Background: an optimization exercise with open tools, aiming at small area and a short achievable clock period. Do not read the settings as production practice.
Function was checked by simulation only, so behaviour that the tests miss may differ from the original.
Not every run is shown, and edits may drop behaviour that the tests do not exercise.
Power and IR drop assume default switching activity.

==> run_1/layer_met4.png <==
Scale: 1 px per µm. Supply wires on this layer in gray.
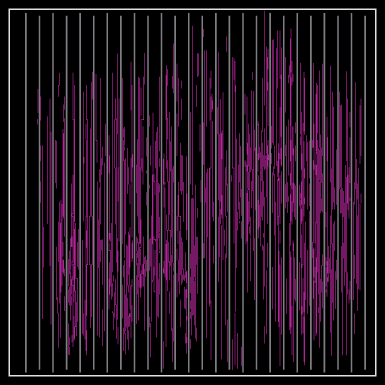
==> run_1/wires.png <==
Scale: 1 px per µm. Two of the layers only.
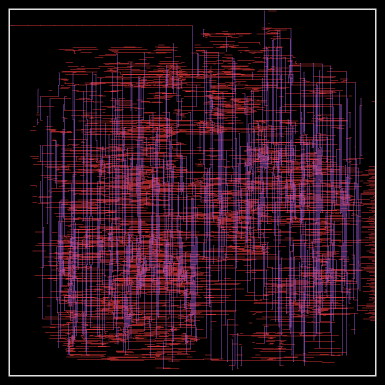
==> run_1/clk_routes.png <==
Scale: 1.5 px per µm.
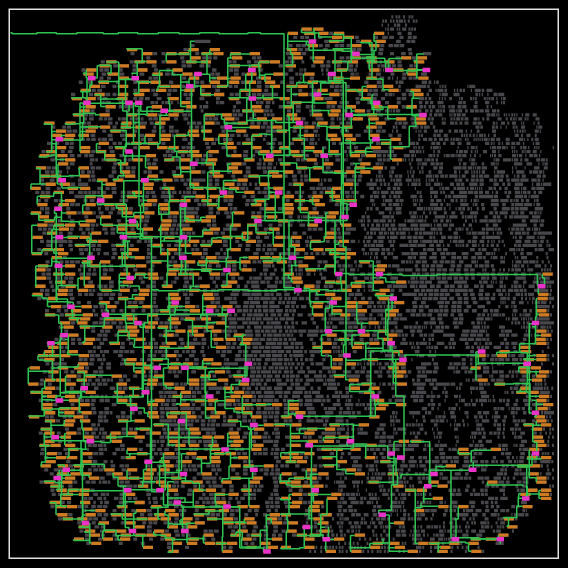
==> flow/design.v, too long to show whole: its modules and the start of the top module <==
// module G_XOR2: 3 lines
// module G_XNOR2: 3 lines
// module G_INV: 3 lines
// module G_NAND2: 3 lines
// module G_NOR2: 3 lines
// module G_AOI21: 3 lines
// module G_OAI21: 3 lines
// module G_AND2: 3 lines
// module G_AO21: 3 lines
// module G_MUX2: 3 lines
// module G_MUX2I: 3 lines
// module G_ZERO_T: 3 lines
// module G_ZERO_I: 3 lines
// module ALU_Logic_Bit: 4 lines
// module ALU_Result_Bit: 5 lines
// module G_HA: 4 lines
// module ALU: 963 lines
// module PC_Unit: 306 lines
// module RF_Write_Cell: 3 lines
// module RF_AOI222: 4 lines
// module RF_NAND4: 3 lines
// module RF_AND3: 3 lines
// module RF_NOR2: 3 lines
// module RF_NAND2: 3 lines
// module RF_NAND3: 3 lines
// module RF_AOI21: 3 lines
// module RF_Tail_Imm: 3 lines
// module RF_Read_Port: 29 lines
// module Store_Offset: 23 lines
// module WD_Bit2: 3 lines
// module WD_Bit3: 4 lines
// module Store_Data: 16 lines
// module Microprocessor: 184 lines
module Microprocessor
    (
        input wire clk,
        input wire rst,
        output logic [31:0] imem_addr,
        input logic [31:0] imem_data,
        output logic dmem_en,
        output logic [3:0] dmem_we,
        output logic [12:0] dmem_addr,
        output logic [31:0] dmem_wdata,
        input logic [31:0] dmem_rdata,
        output logic [31:0] register_in,
        output logic [31:0] pc,
        output logic reg_wr,
        output logic [4:0] reg_wr_sel
    );
  // ...
==> flow/flow/run.sh <==
#!/bin/bash
# Layout flow: the standard ORFS layout (standard.sh) with one change: the
# input and output ports are buffered with buf_2 cells instead of the
# clkdlybuf4s50 delay cells that buffer_ports picks on its own. Every port
# still gets its buffer; everything else is the standard flow. ORFS keeps each
# step's full log under orfs/logs/; make's own output goes to orfs_flow.log.
set -euo pipefail
cd "$(dirname "$0")/.."
bash ./standard.sh "BUFFER_PORTS_ARGS=-buffer_cell sky130_fd_sc_hd__buf_2" finish > orfs_flow.log 2>&1
==> flow/standard.sh <==
#!/bin/bash
# synth_recipe.tcl (not shown) runs the flow's synth.tcl, then flattens the netlist and writes it again
# the make line also repeats each setting of config.mk as NAME=value (left out here)
make -C /OpenROAD-flow-scripts/flow DESIGN_CONFIG=/design/flow/config.mk WORK_HOME=/design/flow/orfs CLKGATE_MAP_FILE= SYNTH_SCRIPT=/design/flow/synth_recipe.tcl "${@:-finish}"
==> flow/config.mk <==
export PLATFORM = sky130hd
export DESIGN_NAME = Microprocessor
export DESIGN_NICKNAME = Microprocessor
export VERILOG_FILES = /design/flow/design.v
export SDC_FILE = /design/flow/constraint.sdc
export NUM_CORES = 4
export LEC_CHECK = 0
export CAP_MARGIN = 20
export CORE_MARGIN = 2
export CORE_UTILIZATION = 42
export CTS_BUF_LIST = sky130_fd_sc_hd__clkbuf_8
export CTS_CLUSTER_DIAMETER = 50
export CTS_CLUSTER_SIZE = 16
export SETUP_SLACK_MARGIN = 5
export SLEW_MARGIN = 30
export SYNTH_HIERARCHICAL = 1
export SYNTH_MINIMUM_KEEP_SIZE = 0
==> flow/constraint.sdc <==
create_clock -name core_clock -period 15.0 [get_ports {clk}]
set_input_delay 3.0000 -clock core_clock [delete_from_list [all_inputs] [get_ports {clk}]]
set_output_delay 3.0000 -clock core_clock [all_outputs]
set_load 0.01 [all_outputs]
==> results.json, run 1 <==
{
  "outcome": "timing/DRC/antenna clean",
  "synth_area_um2": 54750,
  "drive_gt1_frac": 0.2461,
  "slew_headroom": 0.2781,
  "num_rows": 132,
  "placed_area_um2": 60530,
  "arrival_ns": 7.75,
  "final_cell_count_no_fill": 7922,
  "cp_slowest_cell": "nand4_1",
  "comb_power_share": 0.120,
  "slowest_delay_ns": 0.76,
  "worstHoldPathCells": 0,
  "fin_area_um2": 68810,
  "grt_max_degree": 41,
  "area_delta_synth_final_pct": 25.68,
  "critPathRequiredTime_ns": 12.00,
  "die_area_um2": 133300,
  "finalCriticalPeriod_ns": 10.75,
  "crit_top_cell": "nor2_4",
  "r2r_slack_ns": 6.96,
  "synth.avg_cell_area_um2": 10.15,
  "hold_slack_ns": 0.3259,
  "port_buffers": 216,
  "ctsLongestPathBuffers": 3,
  "cp_max_fo": 32,
  "grt_pass1_vias": 53747,
  "setup_viol": 0,
  "yosys_warnings": 10,
  "dp.cells": 7403,
  "ant_nets": 0,
  "firstDrtPassIters": 15,
  "htreeDepth": 3,
  "initial_core_util": 0.4228,
  "fin_crit_sh": 0.7163,
  "drt-initial-drc-count": 14240,
  "max_freq_ghz": 0.09306,
  "power.density_nw_per_um2": 87.45,
  "die_y_um": 365.1,
  "cts_tree": "built",
  "cp-end-kind": "primary output",
  "path_cells": "buf_16 > nand2b_4 > buf_6 > buf_12 > nor2_4 > buf_8 > a222oi_1 > nand4_1 > nor2_4 > a21oi_2 > nor4_2 > nand3_1 > nor2_4 > nand4_1 > o32a_1 > o21ai_4 > inv_4 > a21o_4 > a22o_4 > buf_6",
  "p_total_w": 0.006017,
  "grt_pass1_wl_um": 402400,
  "pre_cts_ws_ns": 3.050,
  "core_um2": 129500,
  "hold_class": "reg -> reg",
  "largest_reg_flops": 992,
  "vias_per_cell": 7.521,
  "chipWidth_um": 365.1,
  "p_leak_nw": 25.78,
  "antenna_found_initial": 10,
  "cts.clk_slew.worst_paths_ns": 0.08,
  "gp_congestion": 1.088,
  "place_hpwl_um": 176200,
  "cts_buffers": 115,
  "worstRegToRegCells": 36,
  "cts-root-buf": "clkbuf_8",
  "clock_latency_ns": 0.92,
  "worst_pin_slew_ns": 1.083,
  "drc": 0,
  "worstSetupPathType": "in -> out",
  "p_int_w": 0.004174,
  "final_common_cell": "dfxtp_1"
}
-- layer_met4.png (at the start) --
nets with wire on the layer: 414
longest straight run: 226 µm
number of vias in the routed layout: 59578
routed wire length: 295800 µm

-- wires.png (at the start) --
legend:
  metal 3:
    color: red
    wire_length: 42.2 mm
  metal 4:
    color: purple
    wire_length: 29.5 mm
WL/cell: 37.34 µm
gr usage total: 0.4133

-- clk_routes.png (at the start) --
legend:
  clock wires:
    color: green
    length: 13500 µm
  clock drivers:
    color: magenta
    count: 115
  flip-flops:
    color: orange
    count: 1104
routed clock nets: 116
Setup Skew: 0.05893 ns
clock group total power: 0.00230 W

run 1: metal layers:
metal,global-route usage,up-vias,part of all wire
li1,-,24124,-
met1,0.5110,28823,0.36
met2,0.5894,5361,0.40
met3,0.1346,1266,0.14
met4,0.3258,4,0.10
met5,0.0003631,-,0.00024
run 1: final cells by class:
class,instances,area (µm²)
flip-flops and latches,1104,22100
clock inverters,96,1106
diodes,8,20.02
multi-input cells,4015,34730
inverters,139,529.3
repair buffers,700,6521
well taps,1742,2180
clock buffers,118,1624
fillers,11586,60670
run 1: critical path, delay by kind of cell:
kind            cells  cell delay, ns
buf+inv             6            0.78
simple gates        8            2.36
compound gates      6            1.56
run 1: power by group through the flow:
stage	sequential [W]	combinational, W	clock [W]
final	0.00299	0.000722	0.00230
after global routing	0.00300	0.000724	0.00242
after detailed placement	0.00306	0.000583	0
after floorplan	0.00305	0.000292	0
after CTS	0.00299	0.000652	0.00230
after global placement	0.00306	0.000571	0
run 1: timing repair:
action / 4_1_cts / 5_1_grt
gates cloned: 28 / 13
resized for setup: 452 / 128
buffers inserted: 153 / 102
pin swaps: 193 / 108
endpoints found under the setup margin: 49 / 49
--- run 2 (diff from run 1) ---
--- a/flow/config.mk
+++ b/flow/config.mk
@@ -7,3 +7,3 @@
 export LEC_CHECK = 0
-export CAP_MARGIN = 20
+export CAP_MARGIN = 10
 export CORE_MARGIN = 2
@@ -14,3 +14,3 @@
 export SETUP_SLACK_MARGIN = 5
-export SLEW_MARGIN = 30
+export SLEW_MARGIN = 15
 export SYNTH_HIERARCHICAL = 1
==> run 2 against run 1 <==
  * Clock-buffer cell count rose by 2
  * Still clean on timing, DRC and antenna
  * Maximum frequency is 0.40% higher
  * Combinational power is 3% lower
  * Total power fell by 1.9%
  * Clock power is 4% lower
  * Global-route usage fell by 0.45 points
  * Critical path depth fell by 2
  * Final cell count decreased by 1.0%
==> results.json, run 2 <==
{
  "chipWidth_um": 365.1,
  "boundaryPins": 218,
  "core_um2": 129500,
  "fin_area_um2": 67830,
  "largest_reg_flops": 992,
  "worst_pin_slew_ns": 1.357,
  "vias_per_cell": 7.480,
  "worstRegToRegCells": 36,
  "die_y_um": 365.1,
  "finalHoldViolations": 0,
  "fin_nets": 6165,
  "final_core_util": 0.5238,
  "routed.top_layer": "met4",
  "area_delta_synth_final_pct": 23.88,
  "grt.busiest_layer": "met2",
  "port_buffers": 216,
  "cp-end-kind": "primary output",
  "num_rows": 132,
  "htreeDepth": 3,
  "cts.clk_slew.worst_paths_ns": 0.09,
  "met1_usage": 0.5090,
  "grt_pass1_vias": 53405,
  "power.density_nw_per_um2": 86.99,
  "cts-root-buf": "clkbuf_8",
  "gp_congestion": 1.088,
  "wl_per_cell_um": 37.03,
  "irDropWorstVdd_v": 0.00006662,
  "final.setup.tns_ns": 0,
  "slew_headroom": 0.09190,
  "crit_cells": 18,
  "grt_max_degree": 40,
  "outcome": "timing/DRC/antenna clean",
  "crit_family": "simple AND/OR/NAND/NOR gates",
  "max_freq_ghz": 0.09344,
  "worstHoldPathCells": 0,
  "fillers": 11708,
  "cap_viol_max_count": 0,
  "firstDrtPassIters": 15,
  "p_leak_nw": 25.25,
  "clock_latency_ns": 0.88,
  "path_cells": "buf_12 > nand3b_1 > buf_12 > nor2_4 > buf_8 > a222oi_1 > nand4_1 > nor2_4 > nand2_8 > a31o_1 > o221ai_1 > o21ai_1 > nor4_2 > o221ai_2 > and3_4 > a222oi_1 > inv_1 > buf_2",
  "final_cell_mix": "dfxtp_1, a22o_1, a222oi_1",
  "drt-met1-wl_um": 103800,
  "cp_slowest_cell": "nand4_1",
  "yosys_warnings": 10,
  "ctsLongestPathBuffers": 3,
  "wl_met2_um": 117900,
  "use_met3": 0.1241,
  "regArea_um2": 22100,
  "critPathLaunchType": "primary input",
  "fin_crit_sh": 0.7135,
  "maxSlewViolCount": 0,
  "wirelength_um": 290400,
  "cp_num_buf_inv": 5,
  "placed_area_um2": 60160,
  "setup_viol": 0,
  "synth.avg_cell_area_um2": 10.15,
  "final.setup_skew_ns": 0.05960,
  "cts_tree": "built",
  "grt_setup_unrepaired": "true",
  "worstSetupPathType": "in -> out",
  "hold_class": "reg -> reg",
  "initial_core_util": 0.4228,
  "die_area_um2": 133300,
  "critPathRequiredTime_ns": 12.00,
  "drc": 0,
  "arrival_ns": 7.70,
  "multiInputGateArea_um2": 34820,
  "synth_fp_nets": 5556,
  "r2r_slack_ns": 6.94,
  "antenna_found_initial": 9,
  "final_common_cell": "dfxtp_1",
  "synth_area_um2": 54750,
  "cts_buffers": 112,
  "globalRouteMet2Util": 0.5891,
  "finalCriticalPeriod_ns": 10.70,
  "grt_pass1_wl_um": 398800,
  "overflow": 0,
  "drt-initial-drc-count": 13658,
  "clock_sinks": 1104,
  "place_hpwl_um": 174600,
  "met3_length_um": 40970,
  "cp_max_fo": 32,
  "drive_gt1_frac": 0.2372,
  "netlist_instances": 5393,
  "slowest_delay_ns": 0.68,
  "ant_nets": 0
}
-- run 2: layout make-up --
class | count | share of cell area
repair buffers | 630 | 0.08257
diodes | 4 | 0.0001476
clock inverters | 88 | 0.01374
multi-input cells | 4015 | 0.5134
flip-flops and latches | 1104 | 0.3259
well taps | 1742 | 0.03213
clock buffers | 120 | 0.02435
inverters | 139 | 0.007840
-- run 2: through the flow --
stage	hold WS (ns)	setup WS, ns	cells
after floorplan	0.3096	4.765	5393
after global placement	0.3130	3.012	7387
after detailed placement	0.3147	3.007	7387
after CTS	0.3334	4.775	7767
after global routing	0.3430	4.462	7842
final	0.3330	4.297	7842
-- run 2: power by group --
| group | internal [W] | switching, W | total (W) |
|---|---|---|---|
| sequential | 0.00296 | 0.0000305 | 0.00299 |
| clock | 0.000942 | 0.00126 | 0.00220 |
| combinational | 0.000198 | 0.000504 | 0.000703 |
| total | 0.00410 | 0.00180 | 0.00590 |
-- run 2: what timing repair did --
item | in CTS | in global routing
buffers inserted | 147 | 61
hold buffers | 0 | 0
pin swaps | 172 | 106
gates resized for setup | 439 | 140
endpoints found under the setup margin | 49 | 49
gates cloned | 25 | 7
endpoints found under the hold margin | 0 | 0
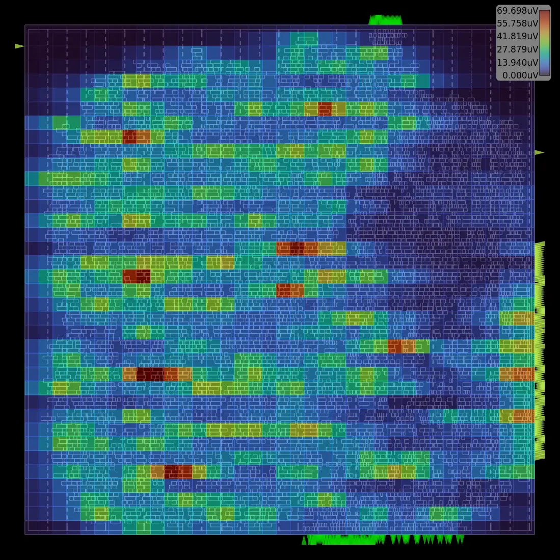
(run_2/ir_drop.png)
Int Pwr: 0.004104 W
total power: 0.005900 W
Sw Pwr: 0.001796 W

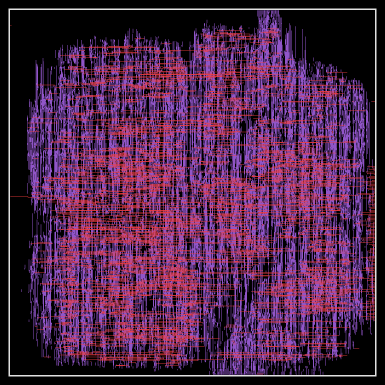
(run_2/wires.png)
Scale: 1 px per µm. Two of the layers only.
legend:
  metal 3:
    color: red
    wire_length: 41.0 mm
  metal 2:
    color: purple
    wire_length: 118 mm
gr usage total: 0.4088
number of vias in the routed layout: 58658

--- run 3 (diff from run 2) ---
--- a/flow/design.v
+++ b/flow/design.v
@@ -40,5 +40,5 @@
 endmodule
-module ALU_Logic_Bit (input logic a, input logic b, input logic s_and, input logic s_or,
-                      input logic s_xor, output logic y);
-    assign y = (s_and & a & b) | (s_or & (a | b)) | (s_xor & (a ^ b));
+module ALU_Logic_Bit (input logic a, input logic b, input logic s_an, input logic s_xo,
+                      output logic y);
+    assign y = (s_an & a & b) | (s_xo & (a ^ b));
 endmodule
@@ -749,34 +749,36 @@
     assign eq = ~(|p);
-    ALU_Logic_Bit u_lg0 (.a(A_in[0]), .b(B_in[0]), .s_and(s_and), .s_or(s_or), .s_xor(s_xor), .y(lg[0]));
-    ALU_Logic_Bit u_lg1 (.a(A_in[1]), .b(B_in[1]), .s_and(s_and), .s_or(s_or), .s_xor(s_xor), .y(lg[1]));
-    ALU_Logic_Bit u_lg2 (.a(A_in[2]), .b(B_in[2]), .s_and(s_and), .s_or(s_or), .s_xor(s_xor), .y(lg[2]));
-    ALU_Logic_Bit u_lg3 (.a(A_in[3]), .b(B_in[3]), .s_and(s_and), .s_or(s_or), .s_xor(s_xor), .y(lg[3]));
-    ALU_Logic_Bit u_lg4 (.a(A_in[4]), .b(B_in[4]), .s_and(s_and), .s_or(s_or), .s_xor(s_xor), .y(lg[4]));
-    ALU_Logic_Bit u_lg5 (.a(A_in[5]), .b(B_in[5]), .s_and(s_and), .s_or(s_or), .s_xor(s_xor), .y(lg[5]));
-    ALU_Logic_Bit u_lg6 (.a(A_in[6]), .b(B_in[6]), .s_and(s_and), .s_or(s_or), .s_xor(s_xor), .y(lg[6]));
-    ALU_Logic_Bit u_lg7 (.a(A_in[7]), .b(B_in[7]), .s_and(s_and), .s_or(s_or), .s_xor(s_xor), .y(lg[7]));
-    ALU_Logic_Bit u_lg8 (.a(A_in[8]), .b(B_in[8]), .s_and(s_and), .s_or(s_or), .s_xor(s_xor), .y(lg[8]));
-    ALU_Logic_Bit u_lg9 (.a(A_in[9]), .b(B_in[9]), .s_and(s_and), .s_or(s_or), .s_xor(s_xor), .y(lg[9]));
-    ALU_Logic_Bit u_lg10 (.a(A_in[10]), .b(B_in[10]), .s_and(s_and), .s_or(s_or), .s_xor(s_xor), .y(lg[10]));
-    ALU_Logic_Bit u_lg11 (.a(A_in[11]), .b(B_in[11]), .s_and(s_and), .s_or(s_or), .s_xor(s_xor), .y(lg[11]));
-    ALU_Logic_Bit u_lg12 (.a(A_in[12]), .b(B_in[12]), .s_and(s_and), .s_or(s_or), .s_xor(s_xor), .y(lg[12]));
-    ALU_Logic_Bit u_lg13 (.a(A_in[13]), .b(B_in[13]), .s_and(s_and), .s_or(s_or), .s_xor(s_xor), .y(lg[13]));
-    ALU_Logic_Bit u_lg14 (.a(A_in[14]), .b(B_in[14]), .s_and(s_and), .s_or(s_or), .s_xor(s_xor), .y(lg[14]));
-    ALU_Logic_Bit u_lg15 (.a(A_in[15]), .b(B_in[15]), .s_and(s_and), .s_or(s_or), .s_xor(s_xor), .y(lg[15]));
-    ALU_Logic_Bit u_lg16 (.a(A_in[16]), .b(B_in[16]), .s_and(s_and), .s_or(s_or), .s_xor(s_xor), .y(lg[16]));
-    ALU_Logic_Bit u_lg17 (.a(A_in[17]), .b(B_in[17]), .s_and(s_and), .s_or(s_or), .s_xor(s_xor), .y(lg[17]));
-    ALU_Logic_Bit u_lg18 (.a(A_in[18]), .b(B_in[18]), .s_and(s_and), .s_or(s_or), .s_xor(s_xor), .y(lg[18]));
-    ALU_Logic_Bit u_lg19 (.a(A_in[19]), .b(B_in[19]), .s_and(s_and), .s_or(s_or), .s_xor(s_xor), .y(lg[19]));
-    ALU_Logic_Bit u_lg20 (.a(A_in[20]), .b(B_in[20]), .s_and(s_and), .s_or(s_or), .s_xor(s_xor), .y(lg[20]));
-    ALU_Logic_Bit u_lg21 (.a(A_in[21]), .b(B_in[21]), .s_and(s_and), .s_or(s_or), .s_xor(s_xor), .y(lg[21]));
-    ALU_Logic_Bit u_lg22 (.a(A_in[22]), .b(B_in[22]), .s_and(s_and), .s_or(s_or), .s_xor(s_xor), .y(lg[22]));
-    ALU_Logic_Bit u_lg23 (.a(A_in[23]), .b(B_in[23]), .s_and(s_and), .s_or(s_or), .s_xor(s_xor), .y(lg[23]));
-    ALU_Logic_Bit u_lg24 (.a(A_in[24]), .b(B_in[24]), .s_and(s_and), .s_or(s_or), .s_xor(s_xor), .y(lg[24]));
-    ALU_Logic_Bit u_lg25 (.a(A_in[25]), .b(B_in[25]), .s_and(s_and), .s_or(s_or), .s_xor(s_xor), .y(lg[25]));
-    ALU_Logic_Bit u_lg26 (.a(A_in[26]), .b(B_in[26]), .s_and(s_and), .s_or(s_or), .s_xor(s_xor), .y(lg[26]));
-    ALU_Logic_Bit u_lg27 (.a(A_in[27]), .b(B_in[27]), .s_and(s_and), .s_or(s_or), .s_xor(s_xor), .y(lg[27]));
-    ALU_Logic_Bit u_lg28 (.a(A_in[28]), .b(B_in[28]), .s_and(s_and), .s_or(s_or), .s_xor(s_xor), .y(lg[28]));
-    ALU_Logic_Bit u_lg29 (.a(A_in[29]), .b(B_in[29]), .s_and(s_and), .s_or(s_or), .s_xor(s_xor), .y(lg[29]));
-    ALU_Logic_Bit u_lg30 (.a(A_in[30]), .b(B_in[30]), .s_and(s_and), .s_or(s_or), .s_xor(s_xor), .y(lg[30]));
-    ALU_Logic_Bit u_lg31 (.a(A_in[31]), .b(B_in[31]), .s_and(s_and), .s_or(s_or), .s_xor(s_xor), .y(lg[31]));
+    wire s_an = s_and | s_or;
+    wire s_xo = s_xor | s_or;
+    ALU_Logic_Bit u_lg0 (.a(A_in[0]), .b(B_in[0]), .s_an(s_an), .s_xo(s_xo), .y(lg[0]));
+    ALU_Logic_Bit u_lg1 (.a(A_in[1]), .b(B_in[1]), .s_an(s_an), .s_xo(s_xo), .y(lg[1]));
+    ALU_Logic_Bit u_lg2 (.a(A_in[2]), .b(B_in[2]), .s_an(s_an), .s_xo(s_xo), .y(lg[2]));
+    ALU_Logic_Bit u_lg3 (.a(A_in[3]), .b(B_in[3]), .s_an(s_an), .s_xo(s_xo), .y(lg[3]));
+    ALU_Logic_Bit u_lg4 (.a(A_in[4]), .b(B_in[4]), .s_an(s_an), .s_xo(s_xo), .y(lg[4]));
+    ALU_Logic_Bit u_lg5 (.a(A_in[5]), .b(B_in[5]), .s_an(s_an), .s_xo(s_xo), .y(lg[5]));
+    ALU_Logic_Bit u_lg6 (.a(A_in[6]), .b(B_in[6]), .s_an(s_an), .s_xo(s_xo), .y(lg[6]));
+    ALU_Logic_Bit u_lg7 (.a(A_in[7]), .b(B_in[7]), .s_an(s_an), .s_xo(s_xo), .y(lg[7]));
+    ALU_Logic_Bit u_lg8 (.a(A_in[8]), .b(B_in[8]), .s_an(s_an), .s_xo(s_xo), .y(lg[8]));
+    ALU_Logic_Bit u_lg9 (.a(A_in[9]), .b(B_in[9]), .s_an(s_an), .s_xo(s_xo), .y(lg[9]));
+    ALU_Logic_Bit u_lg10 (.a(A_in[10]), .b(B_in[10]), .s_an(s_an), .s_xo(s_xo), .y(lg[10]));
+    ALU_Logic_Bit u_lg11 (.a(A_in[11]), .b(B_in[11]), .s_an(s_an), .s_xo(s_xo), .y(lg[11]));
+    ALU_Logic_Bit u_lg12 (.a(A_in[12]), .b(B_in[12]), .s_an(s_an), .s_xo(s_xo), .y(lg[12]));
+    ALU_Logic_Bit u_lg13 (.a(A_in[13]), .b(B_in[13]), .s_an(s_an), .s_xo(s_xo), .y(lg[13]));
+    ALU_Logic_Bit u_lg14 (.a(A_in[14]), .b(B_in[14]), .s_an(s_an), .s_xo(s_xo), .y(lg[14]));
+    ALU_Logic_Bit u_lg15 (.a(A_in[15]), .b(B_in[15]), .s_an(s_an), .s_xo(s_xo), .y(lg[15]));
+    ALU_Logic_Bit u_lg16 (.a(A_in[16]), .b(B_in[16]), .s_an(s_an), .s_xo(s_xo), .y(lg[16]));
+    ALU_Logic_Bit u_lg17 (.a(A_in[17]), .b(B_in[17]), .s_an(s_an), .s_xo(s_xo), .y(lg[17]));
+    ALU_Logic_Bit u_lg18 (.a(A_in[18]), .b(B_in[18]), .s_an(s_an), .s_xo(s_xo), .y(lg[18]));
+    ALU_Logic_Bit u_lg19 (.a(A_in[19]), .b(B_in[19]), .s_an(s_an), .s_xo(s_xo), .y(lg[19]));
+    ALU_Logic_Bit u_lg20 (.a(A_in[20]), .b(B_in[20]), .s_an(s_an), .s_xo(s_xo), .y(lg[20]));
+    ALU_Logic_Bit u_lg21 (.a(A_in[21]), .b(B_in[21]), .s_an(s_an), .s_xo(s_xo), .y(lg[21]));
+    ALU_Logic_Bit u_lg22 (.a(A_in[22]), .b(B_in[22]), .s_an(s_an), .s_xo(s_xo), .y(lg[22]));
+    ALU_Logic_Bit u_lg23 (.a(A_in[23]), .b(B_in[23]), .s_an(s_an), .s_xo(s_xo), .y(lg[23]));
+    ALU_Logic_Bit u_lg24 (.a(A_in[24]), .b(B_in[24]), .s_an(s_an), .s_xo(s_xo), .y(lg[24]));
+    ALU_Logic_Bit u_lg25 (.a(A_in[25]), .b(B_in[25]), .s_an(s_an), .s_xo(s_xo), .y(lg[25]));
+    ALU_Logic_Bit u_lg26 (.a(A_in[26]), .b(B_in[26]), .s_an(s_an), .s_xo(s_xo), .y(lg[26]));
+    ALU_Logic_Bit u_lg27 (.a(A_in[27]), .b(B_in[27]), .s_an(s_an), .s_xo(s_xo), .y(lg[27]));
+    ALU_Logic_Bit u_lg28 (.a(A_in[28]), .b(B_in[28]), .s_an(s_an), .s_xo(s_xo), .y(lg[28]));
+    ALU_Logic_Bit u_lg29 (.a(A_in[29]), .b(B_in[29]), .s_an(s_an), .s_xo(s_xo), .y(lg[29]));
+    ALU_Logic_Bit u_lg30 (.a(A_in[30]), .b(B_in[30]), .s_an(s_an), .s_xo(s_xo), .y(lg[30]));
+    ALU_Logic_Bit u_lg31 (.a(A_in[31]), .b(B_in[31]), .s_an(s_an), .s_xo(s_xo), .y(lg[31]));
     G_MUX2I u_ash0 (.s(left), .a(A_in[0]), .b(A_in[31]), .y(ash[0]));
==> run 3 against run 2 <==
  * Still clean
  * Clock skew grew 0.056 ns
  * Register-to-register slack lost 0.70 ns
  * Sequential power is essentially flat
  * Non-clock buffer count grew 81
  * Die area shrank 0.92%
  * Worst hold slack lost 0.021 ns
  * Synthesized area shrank 0.93%
  * Clock power grew 3%
==> results.json, run 3 <==
{
  "outcome": "timing/DRC/antenna clean",
  "cp-end-kind": "primary output",
  "placed_area_um2": 59450,
  "vias_per_cell": 7.610,
  "critPathLaunchType": "primary input",
  "final_common_cell": "dfxtp_1",
  "cp_num_buf_inv": 4,
  "setup_viol": 0,
  "core_um2": 127800,
  "hold_slack_ns": 0.3121,
  "cts_tree": "built",
  "fin_crit_sh": 0.7098,
  "hold_class": "reg -> reg",
  "max_freq_ghz": 0.09392,
  "maxSlewViolCount": 0,
  "crit_cells": 18,
  "chipWidth_um": 363.4,
  "netlist_instances": 5267,
  "synth_area_um2": 54240,
  "worstHoldPathCells": 0,
  "area_delta_synth_final_pct": 26.08,
  "wirelength_um": 292300,
  "synth.avg_cell_area_um2": 10.30,
  "p_leak_nw": 25.44,
  "grt_pass1_wl_um": 397100,
  "irDropWorstVdd_v": 0.00008457,
  "slew_headroom": 0.1087,
  "cp_max_fo": 18,
  "arrival_ns": 7.65,
  "r2r_slack_ns": 6.24,
  "grt_setup_unrepaired": "true",
  "critPathRequiredTime_ns": 12.00,
  "wl_per_cell_um": 37.84,
  "worstSetupPathType": "in -> out",
  "clock_latency_ns": 0.94,
  "finalCriticalPeriod_ns": 10.65,
  "dr_total_vias": 58779,
  "largest_reg_flops": 992,
  "ctsHoldBuffers": 0,
  "drc": 0,
  "num_rows": 131,
  "ant_nets": 0,
  "initial_core_util": 0.4243,
  "cts_post_setup_buffers_inserted": 209,
  "final_cell_mix": "dfxtp_1, a22o_1, a222oi_1",
  "cts.clk_slew.worst_paths_ns": 0.08,
  "firstDrtPassIters": 20,
  "ctsLongestPathBuffers": 3,
  "pre_cts_ws_ns": 3.121,
  "finalHoldViolations": 0,
  "cp_slowest_cell": "nand4_1",
  "clock_sinks": 1104,
  "cap_viol_max_count": 0,
  "cts_buffers": 110,
  "worst_pin_slew_ns": 1.329,
  "overflow": 0,
  "dp.cells": 7169,
  "die_area_um2": 132000,
  "worstRegToRegCells": 43,
  "grt_max_degree": 65,
  "gp_congestion": 1.036,
  "die_y_um": 363.4,
  "drive_gt1_frac": 0.2587,
  "yosys_warnings": 10,
  "antenna_found_initial": 8,
  "cts-root-buf": "clkbuf_8",
  "final_cell_count_no_fill": 7724,
  "crit_family": "simple AND/OR/NAND/NOR gates",
  "fin_area_um2": 68390,
  "fin_nets": 6093,
  "grt_pass1_vias": 53553,
  "final.setup.tns_ns": 0
}
## run 3: through the flow
stage	util	total power (W)
after detailed placement	0.4650	0.003634
after global routing	0.5348	0.006091
final	0.5349	0.005985
after floorplan	-	0.003348
after CTS	0.5178	0.005893
after global placement	0.4650	0.003631
## run 3: power by group
group | internal, W | total [W] | switching [W] | leakage (nW)
clock network | 0.000998 | 0.00226 | 0.00126 | 1.32
registers | 0.00296 | 0.00299 | 0.0000307 | 8.90
logic | 0.000211 | 0.000729 | 0.000518 | 15.2
## run 3: metal layers
| metal | part of all wire | GRT usage | wire length (µm) | vias to the layer above |
|---|---|---|---|---|
| met3 | 0.14 | 0.1252 | 40800 | 1271 |
| met4 | 0.10 | 0.3122 | 29150 | 4 |
| met1 | 0.36 | 0.5120 | 104300 | 28637 |
| met5 | 0.00046 | 0.006536 | 133 | - |
| li1 | - | - | - | 23808 |
| met2 | 0.40 | 0.5892 | 117800 | 5059 |
## run 3: layout make-up
class,instances,area [µm²]
well taps,1662,2079
inverters,75,284.0
clock inverters,79,922.1
diodes,8,20.02
fillers,11308,59460
multi-input cells,3960,34910
flip-flops and latches,1104,22100
repair buffers,711,6351
clock buffers,125,1720
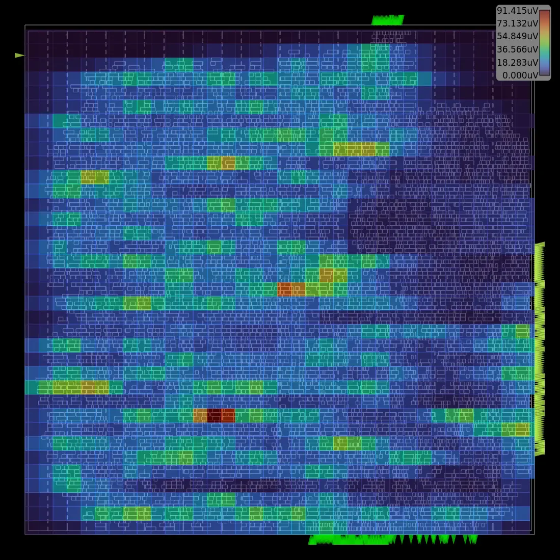
(run_3/ir_drop.png)
pwr dens: 87.52 nW/µm²
total power: 0.005985 W

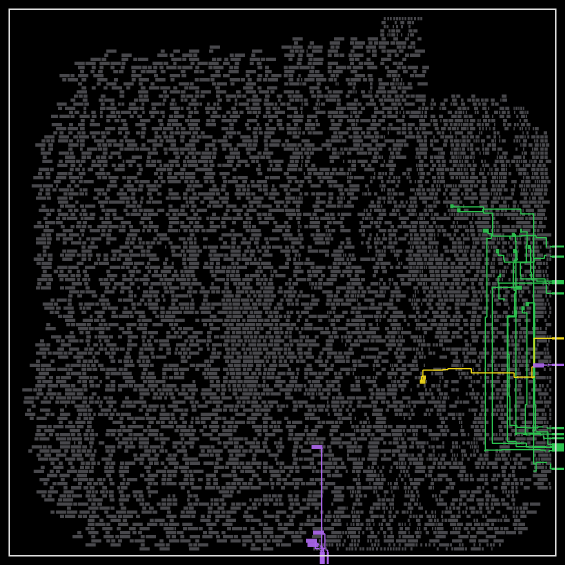
(run_3/io_fan.png)
Scale: 1.5 px per µm.
legend:
  rst:
    color: yellow
    bits: 1
    direction: input
    end_cells: 2
    buffers: 1
    wire: 132 µm
  dmem_addr:
    color: green
    bits: 13
    direction: output
    end_cells: 13
    buffers: 13
    wire: 1590 µm
  reg_wr_sel:
    color: purple
    bits: 5
    direction: output
    end_cells: 5
    buffers: 5
    wire: 117 µm
number of I/O port buffers: 216
Ports: 218

--- run 4 (diff from run 3) ---
==> flow/run.sh (new file) <==
#!/bin/bash
# synth_recipe.tcl (not shown) runs the flow's synth.tcl, then flattens the netlist and writes it again
# the make line also repeats each setting of config.mk as NAME=value (left out here)
make -C /OpenROAD-flow-scripts/flow DESIGN_CONFIG=/design/flow/config.mk WORK_HOME=/design/flow/orfs CLKGATE_MAP_FILE= SYNTH_SCRIPT=/design/flow/synth_recipe.tcl finish
removed: flow/flow/run.sh
removed: flow/standard.sh
==> run 4 against run 3 <==
  * Setup slack worse by 0.19 ns
  * Wire length is 1.9% higher
  * Clock power rose by 5%
  * Critical path depth grew 3
  * Maximum frequency fell by 1.7%
  * Synthesized area stayed put
  * Combinational power grew 3.6%
  * Sequential power barely moved
  * Clock skew up 0.0083 ns
  * Total power increased by 2.2%
  * Synthesized cell count did not move
  * Final cell count grew 0.61%
  * Critical endpoint unchanged
  * Highest routed layer unchanged
==> results.json, run 4 <==
{
  "grt_pass1_wl_um": 411000,
  "cp_num_buf_inv": 7,
  "drt-met1-wl_um": 107400,
  "wl_per_cell_um": 38.33,
  "initial_core_util": 0.4243,
  "vias_per_cell": 7.621,
  "routed.top_layer": "met5",
  "antenna_found_initial": 11,
  "hold_class": "reg -> reg",
  "slew_headroom": 0.1048,
  "core_um2": 127800,
  "post_cts_resized": 666,
  "synth.avg_cell_area_um2": 10.30,
  "drc": 0,
  "ctsLongestPathBuffers": 3,
  "arrival_ns": 7.84,
  "final_cell_mix": "dfxtp_1, a22o_1, a222oi_1",
  "cts_tree": "built",
  "final.setup.tns_ns": 0,
  "wl_met2_um": 120200,
  "hold_slack_ns": 0.3369,
  "placed_area_um2": 60610,
  "gp_congestion": 1.060,
  "cp-end-kind": "primary output",
  "multiInputGateArea_um2": 34910,
  "worst_pin_slew_ns": 1.338,
  "firstDrtPassIters": 15,
  "finalHoldViolations": 0,
  "fin_area_um2": 69190,
  "cp_slowest_cell": "a222oi_1",
  "final.setup_skew_ns": 0.1234,
  "cp_max_fo": 22,
  "grt_usage": 0.4269,
  "crit_family": "simple AND/OR/NAND/NOR gates",
  "grt_max_degree": 65,
  "outcome": "timing/DRC/antenna clean",
  "boundaryPins": 218,
  "grt_setup_unrepaired": "true",
  "slowest_delay_ns": 0.56,
  "met3_length_um": 41700,
  "drt-initial-drc-count": 13967,
  "netlist_instances": 5267,
  "irDropWorstVdd_v": 0.00007276,
  "fillers": 11191,
  "die_area_um2": 132000,
  "chipWidth_um": 363.4,
  "yosys_warnings": 10,
  "num_rows": 131,
  "critPathLaunchType": "primary input",
  "largest_reg_flops": 992,
  "ant_nets": 0,
  "worstRegToRegCells": 34,
  "drive_gt1_frac": 0.2383,
  "cts.clk_slew.worst_paths_ns": 0.09,
  "clock_sinks": 1104,
  "r2r_slack_ns": 7.48,
  "grt_pass1_vias": 53965,
  "use_met3": 0.1383,
  "maxSlewViolCount": 0,
  "met1_usage": 0.5320,
  "grt.busiest_layer": "met2",
  "synth_fp_nets": 5398,
  "cts_post_setup_buffers_inserted": 248,
  "synth_area_um2": 54240,
  "place_hpwl_um": 177100,
  "overflow": 0,
  "power.density_nw_per_um2": 88.44,
  "critPathRequiredTime_ns": 12.00,
  "finalCriticalPeriod_ns": 10.84,
  "fin_nets": 6138,
  "crit_cells": 21,
  "globalRouteMet2Util": 0.6101,
  "cts-root-buf": "clkbuf_8",
  "worstHoldPathCells": 0,
  "setup_viol": 0,
  "cts_buffers": 113,
  "fin_crit_sh": 0.7225,
  "die_y_um": 363.4,
  "htreeDepth": 3,
  "path_cells": "buf_6 > nand3b_1 > buf_4 > nor2_4 > buf_4 > a222oi_1 > nand4_1 > nor2_4 > nand2_1 > buf_8 > mux2i_1 > o21ai_0 > o221ai_1 > o21ai_1 > nor4_2 > o221ai_4 > and3_4 > buf_6 > a222oi_1 > inv_1 > buf_2",
  "p_leak_nw": 25.33,
  "ctsHoldBuffers": 0,
  "cap_viol_max_count": 0,
  "final_common_cell": "dfxtp_1",
  "regArea_um2": 22100,
  "clock_latency_ns": 0.93,
  "port_buffers": 216,
  "worstSetupPathType": "in -> out",
  "area_delta_synth_final_pct": 27.56,
  "max_freq_ghz": 0.09228
}
## run 4: report_power, final
group	internal [W]	switching [W]
Clock	0.00109	0.00128
Sequential	0.00296	0.0000310
Combinational	0.000228	0.000527
Total	0.00428	0.00184
## run 4: metrics by stage
stage / setup slack, ns / utilization / power (W) / std cells
after global placement: 1.771 / 0.4737 / 0.003655 / 7173
after global routing: 4.310 / 0.5411 / 0.006234 / 7767
after detailed placement: 1.834 / 0.4741 / 0.003659 / 7175
final: 4.163 / 0.5412 / 0.006119 / 7771
after floorplan: 4.760 / - / 0.003348 / 5267
after CTS: 4.518 / 0.5295 / 0.006048 / 7670
## run 4: area by class of cell
type                            count  area share
Sequential cell                  1104      0.3194
Clock inverter                     83     0.01546
Multi-Input combinational cell   3969      0.5045
Inverter                           75    0.004557
Tap cell                         1662     0.03005
Timing Repair Buffer              744      0.1004
Antenna cell                        7   0.0002532
Clock buffer                      127     0.02526
## run 4: worst register-to-register path: cells and delay by family (launching register included)
kind	cells	cell delay, ns
multiplexers	1	0.13
buffers and inverters	1	0.40
AO/OA/AOI/OAI	3	1.10
adder cells (fa/ha/maj)	28	5.39
flip-flops	1	0.36
AND/OR/NAND/NOR	1	0.05
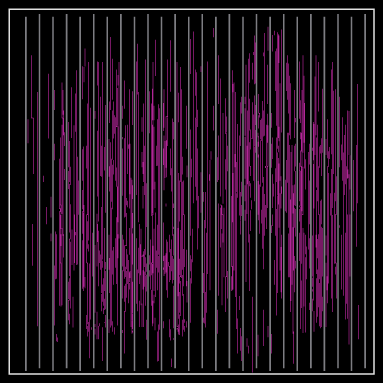
(run_4/layer_met4.png)
Scale: 1 px per µm. Supply wires on this layer in gray.
routed wire length: 297900 µm
number of vias in the routed layout: 59221

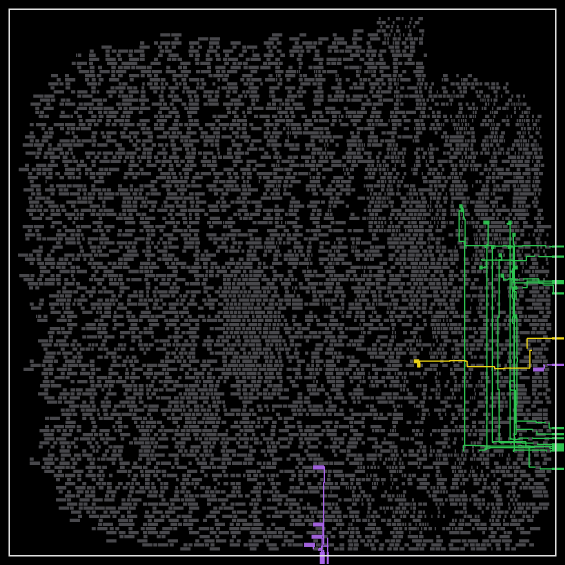
(run_4/io_fan.png)
Scale: 1.5 px per µm.
legend:
  reg_wr_sel:
    color: purple
    bits: 5
    direction: output
    end_cells: 5
    buffers: 5
    wire: 112 µm
  dmem_addr:
    color: green
    bits: 13
    direction: output
    end_cells: 13
    buffers: 13
    wire: 1670 µm
  rst:
    color: yellow
    bits: 1
    direction: input
    end_cells: 2
    buffers: 1
    wire: 125 µm

separate check: timing with driven ports:
Ports are ideal in the flow. The routed layouts listed here were re-timed in OpenROAD.
Step 1 sets driving cells, clkbuf_16 on the clock port and buf_2 on the other inputs (assumed; they add their load-dependent delay and slew).
Step 2, shift: input delay + t, output delay - t, t = (earliest + latest rising clock arrival at the registers) / 2. This alone moves slack from input paths to output paths.
Slacks: ideal ports / drivers / drivers and shift; pairs: ideal ports / drivers.
run	t (ns)	slack for setup (ns)	hold slack, ns	worst register clock-pin slew, ns	cell pins on the clock port's net
run 1	0.971	4.255 / 4.002 / 4.002	0.326 / 0.326 / 0.326	0.11 / 0.11	1
run 2	0.928	4.297 / 4.219 / 4.219	0.333 / 0.333 / 0.333	0.11 / 0.11	1
run 3	0.952	4.352 / 4.274 / 3.822	0.312 / 0.312 / 0.312	0.11 / 0.11	1
run 4	0.953	4.163 / 4.103 / 4.103	0.337 / 0.337 / 0.337	0.11 / 0.11	1
After both steps every run listed still meets setup and hold. The setup slack of run 3, which loses most, moves by -0.078 ns with the drivers and by -0.530 ns with both steps.
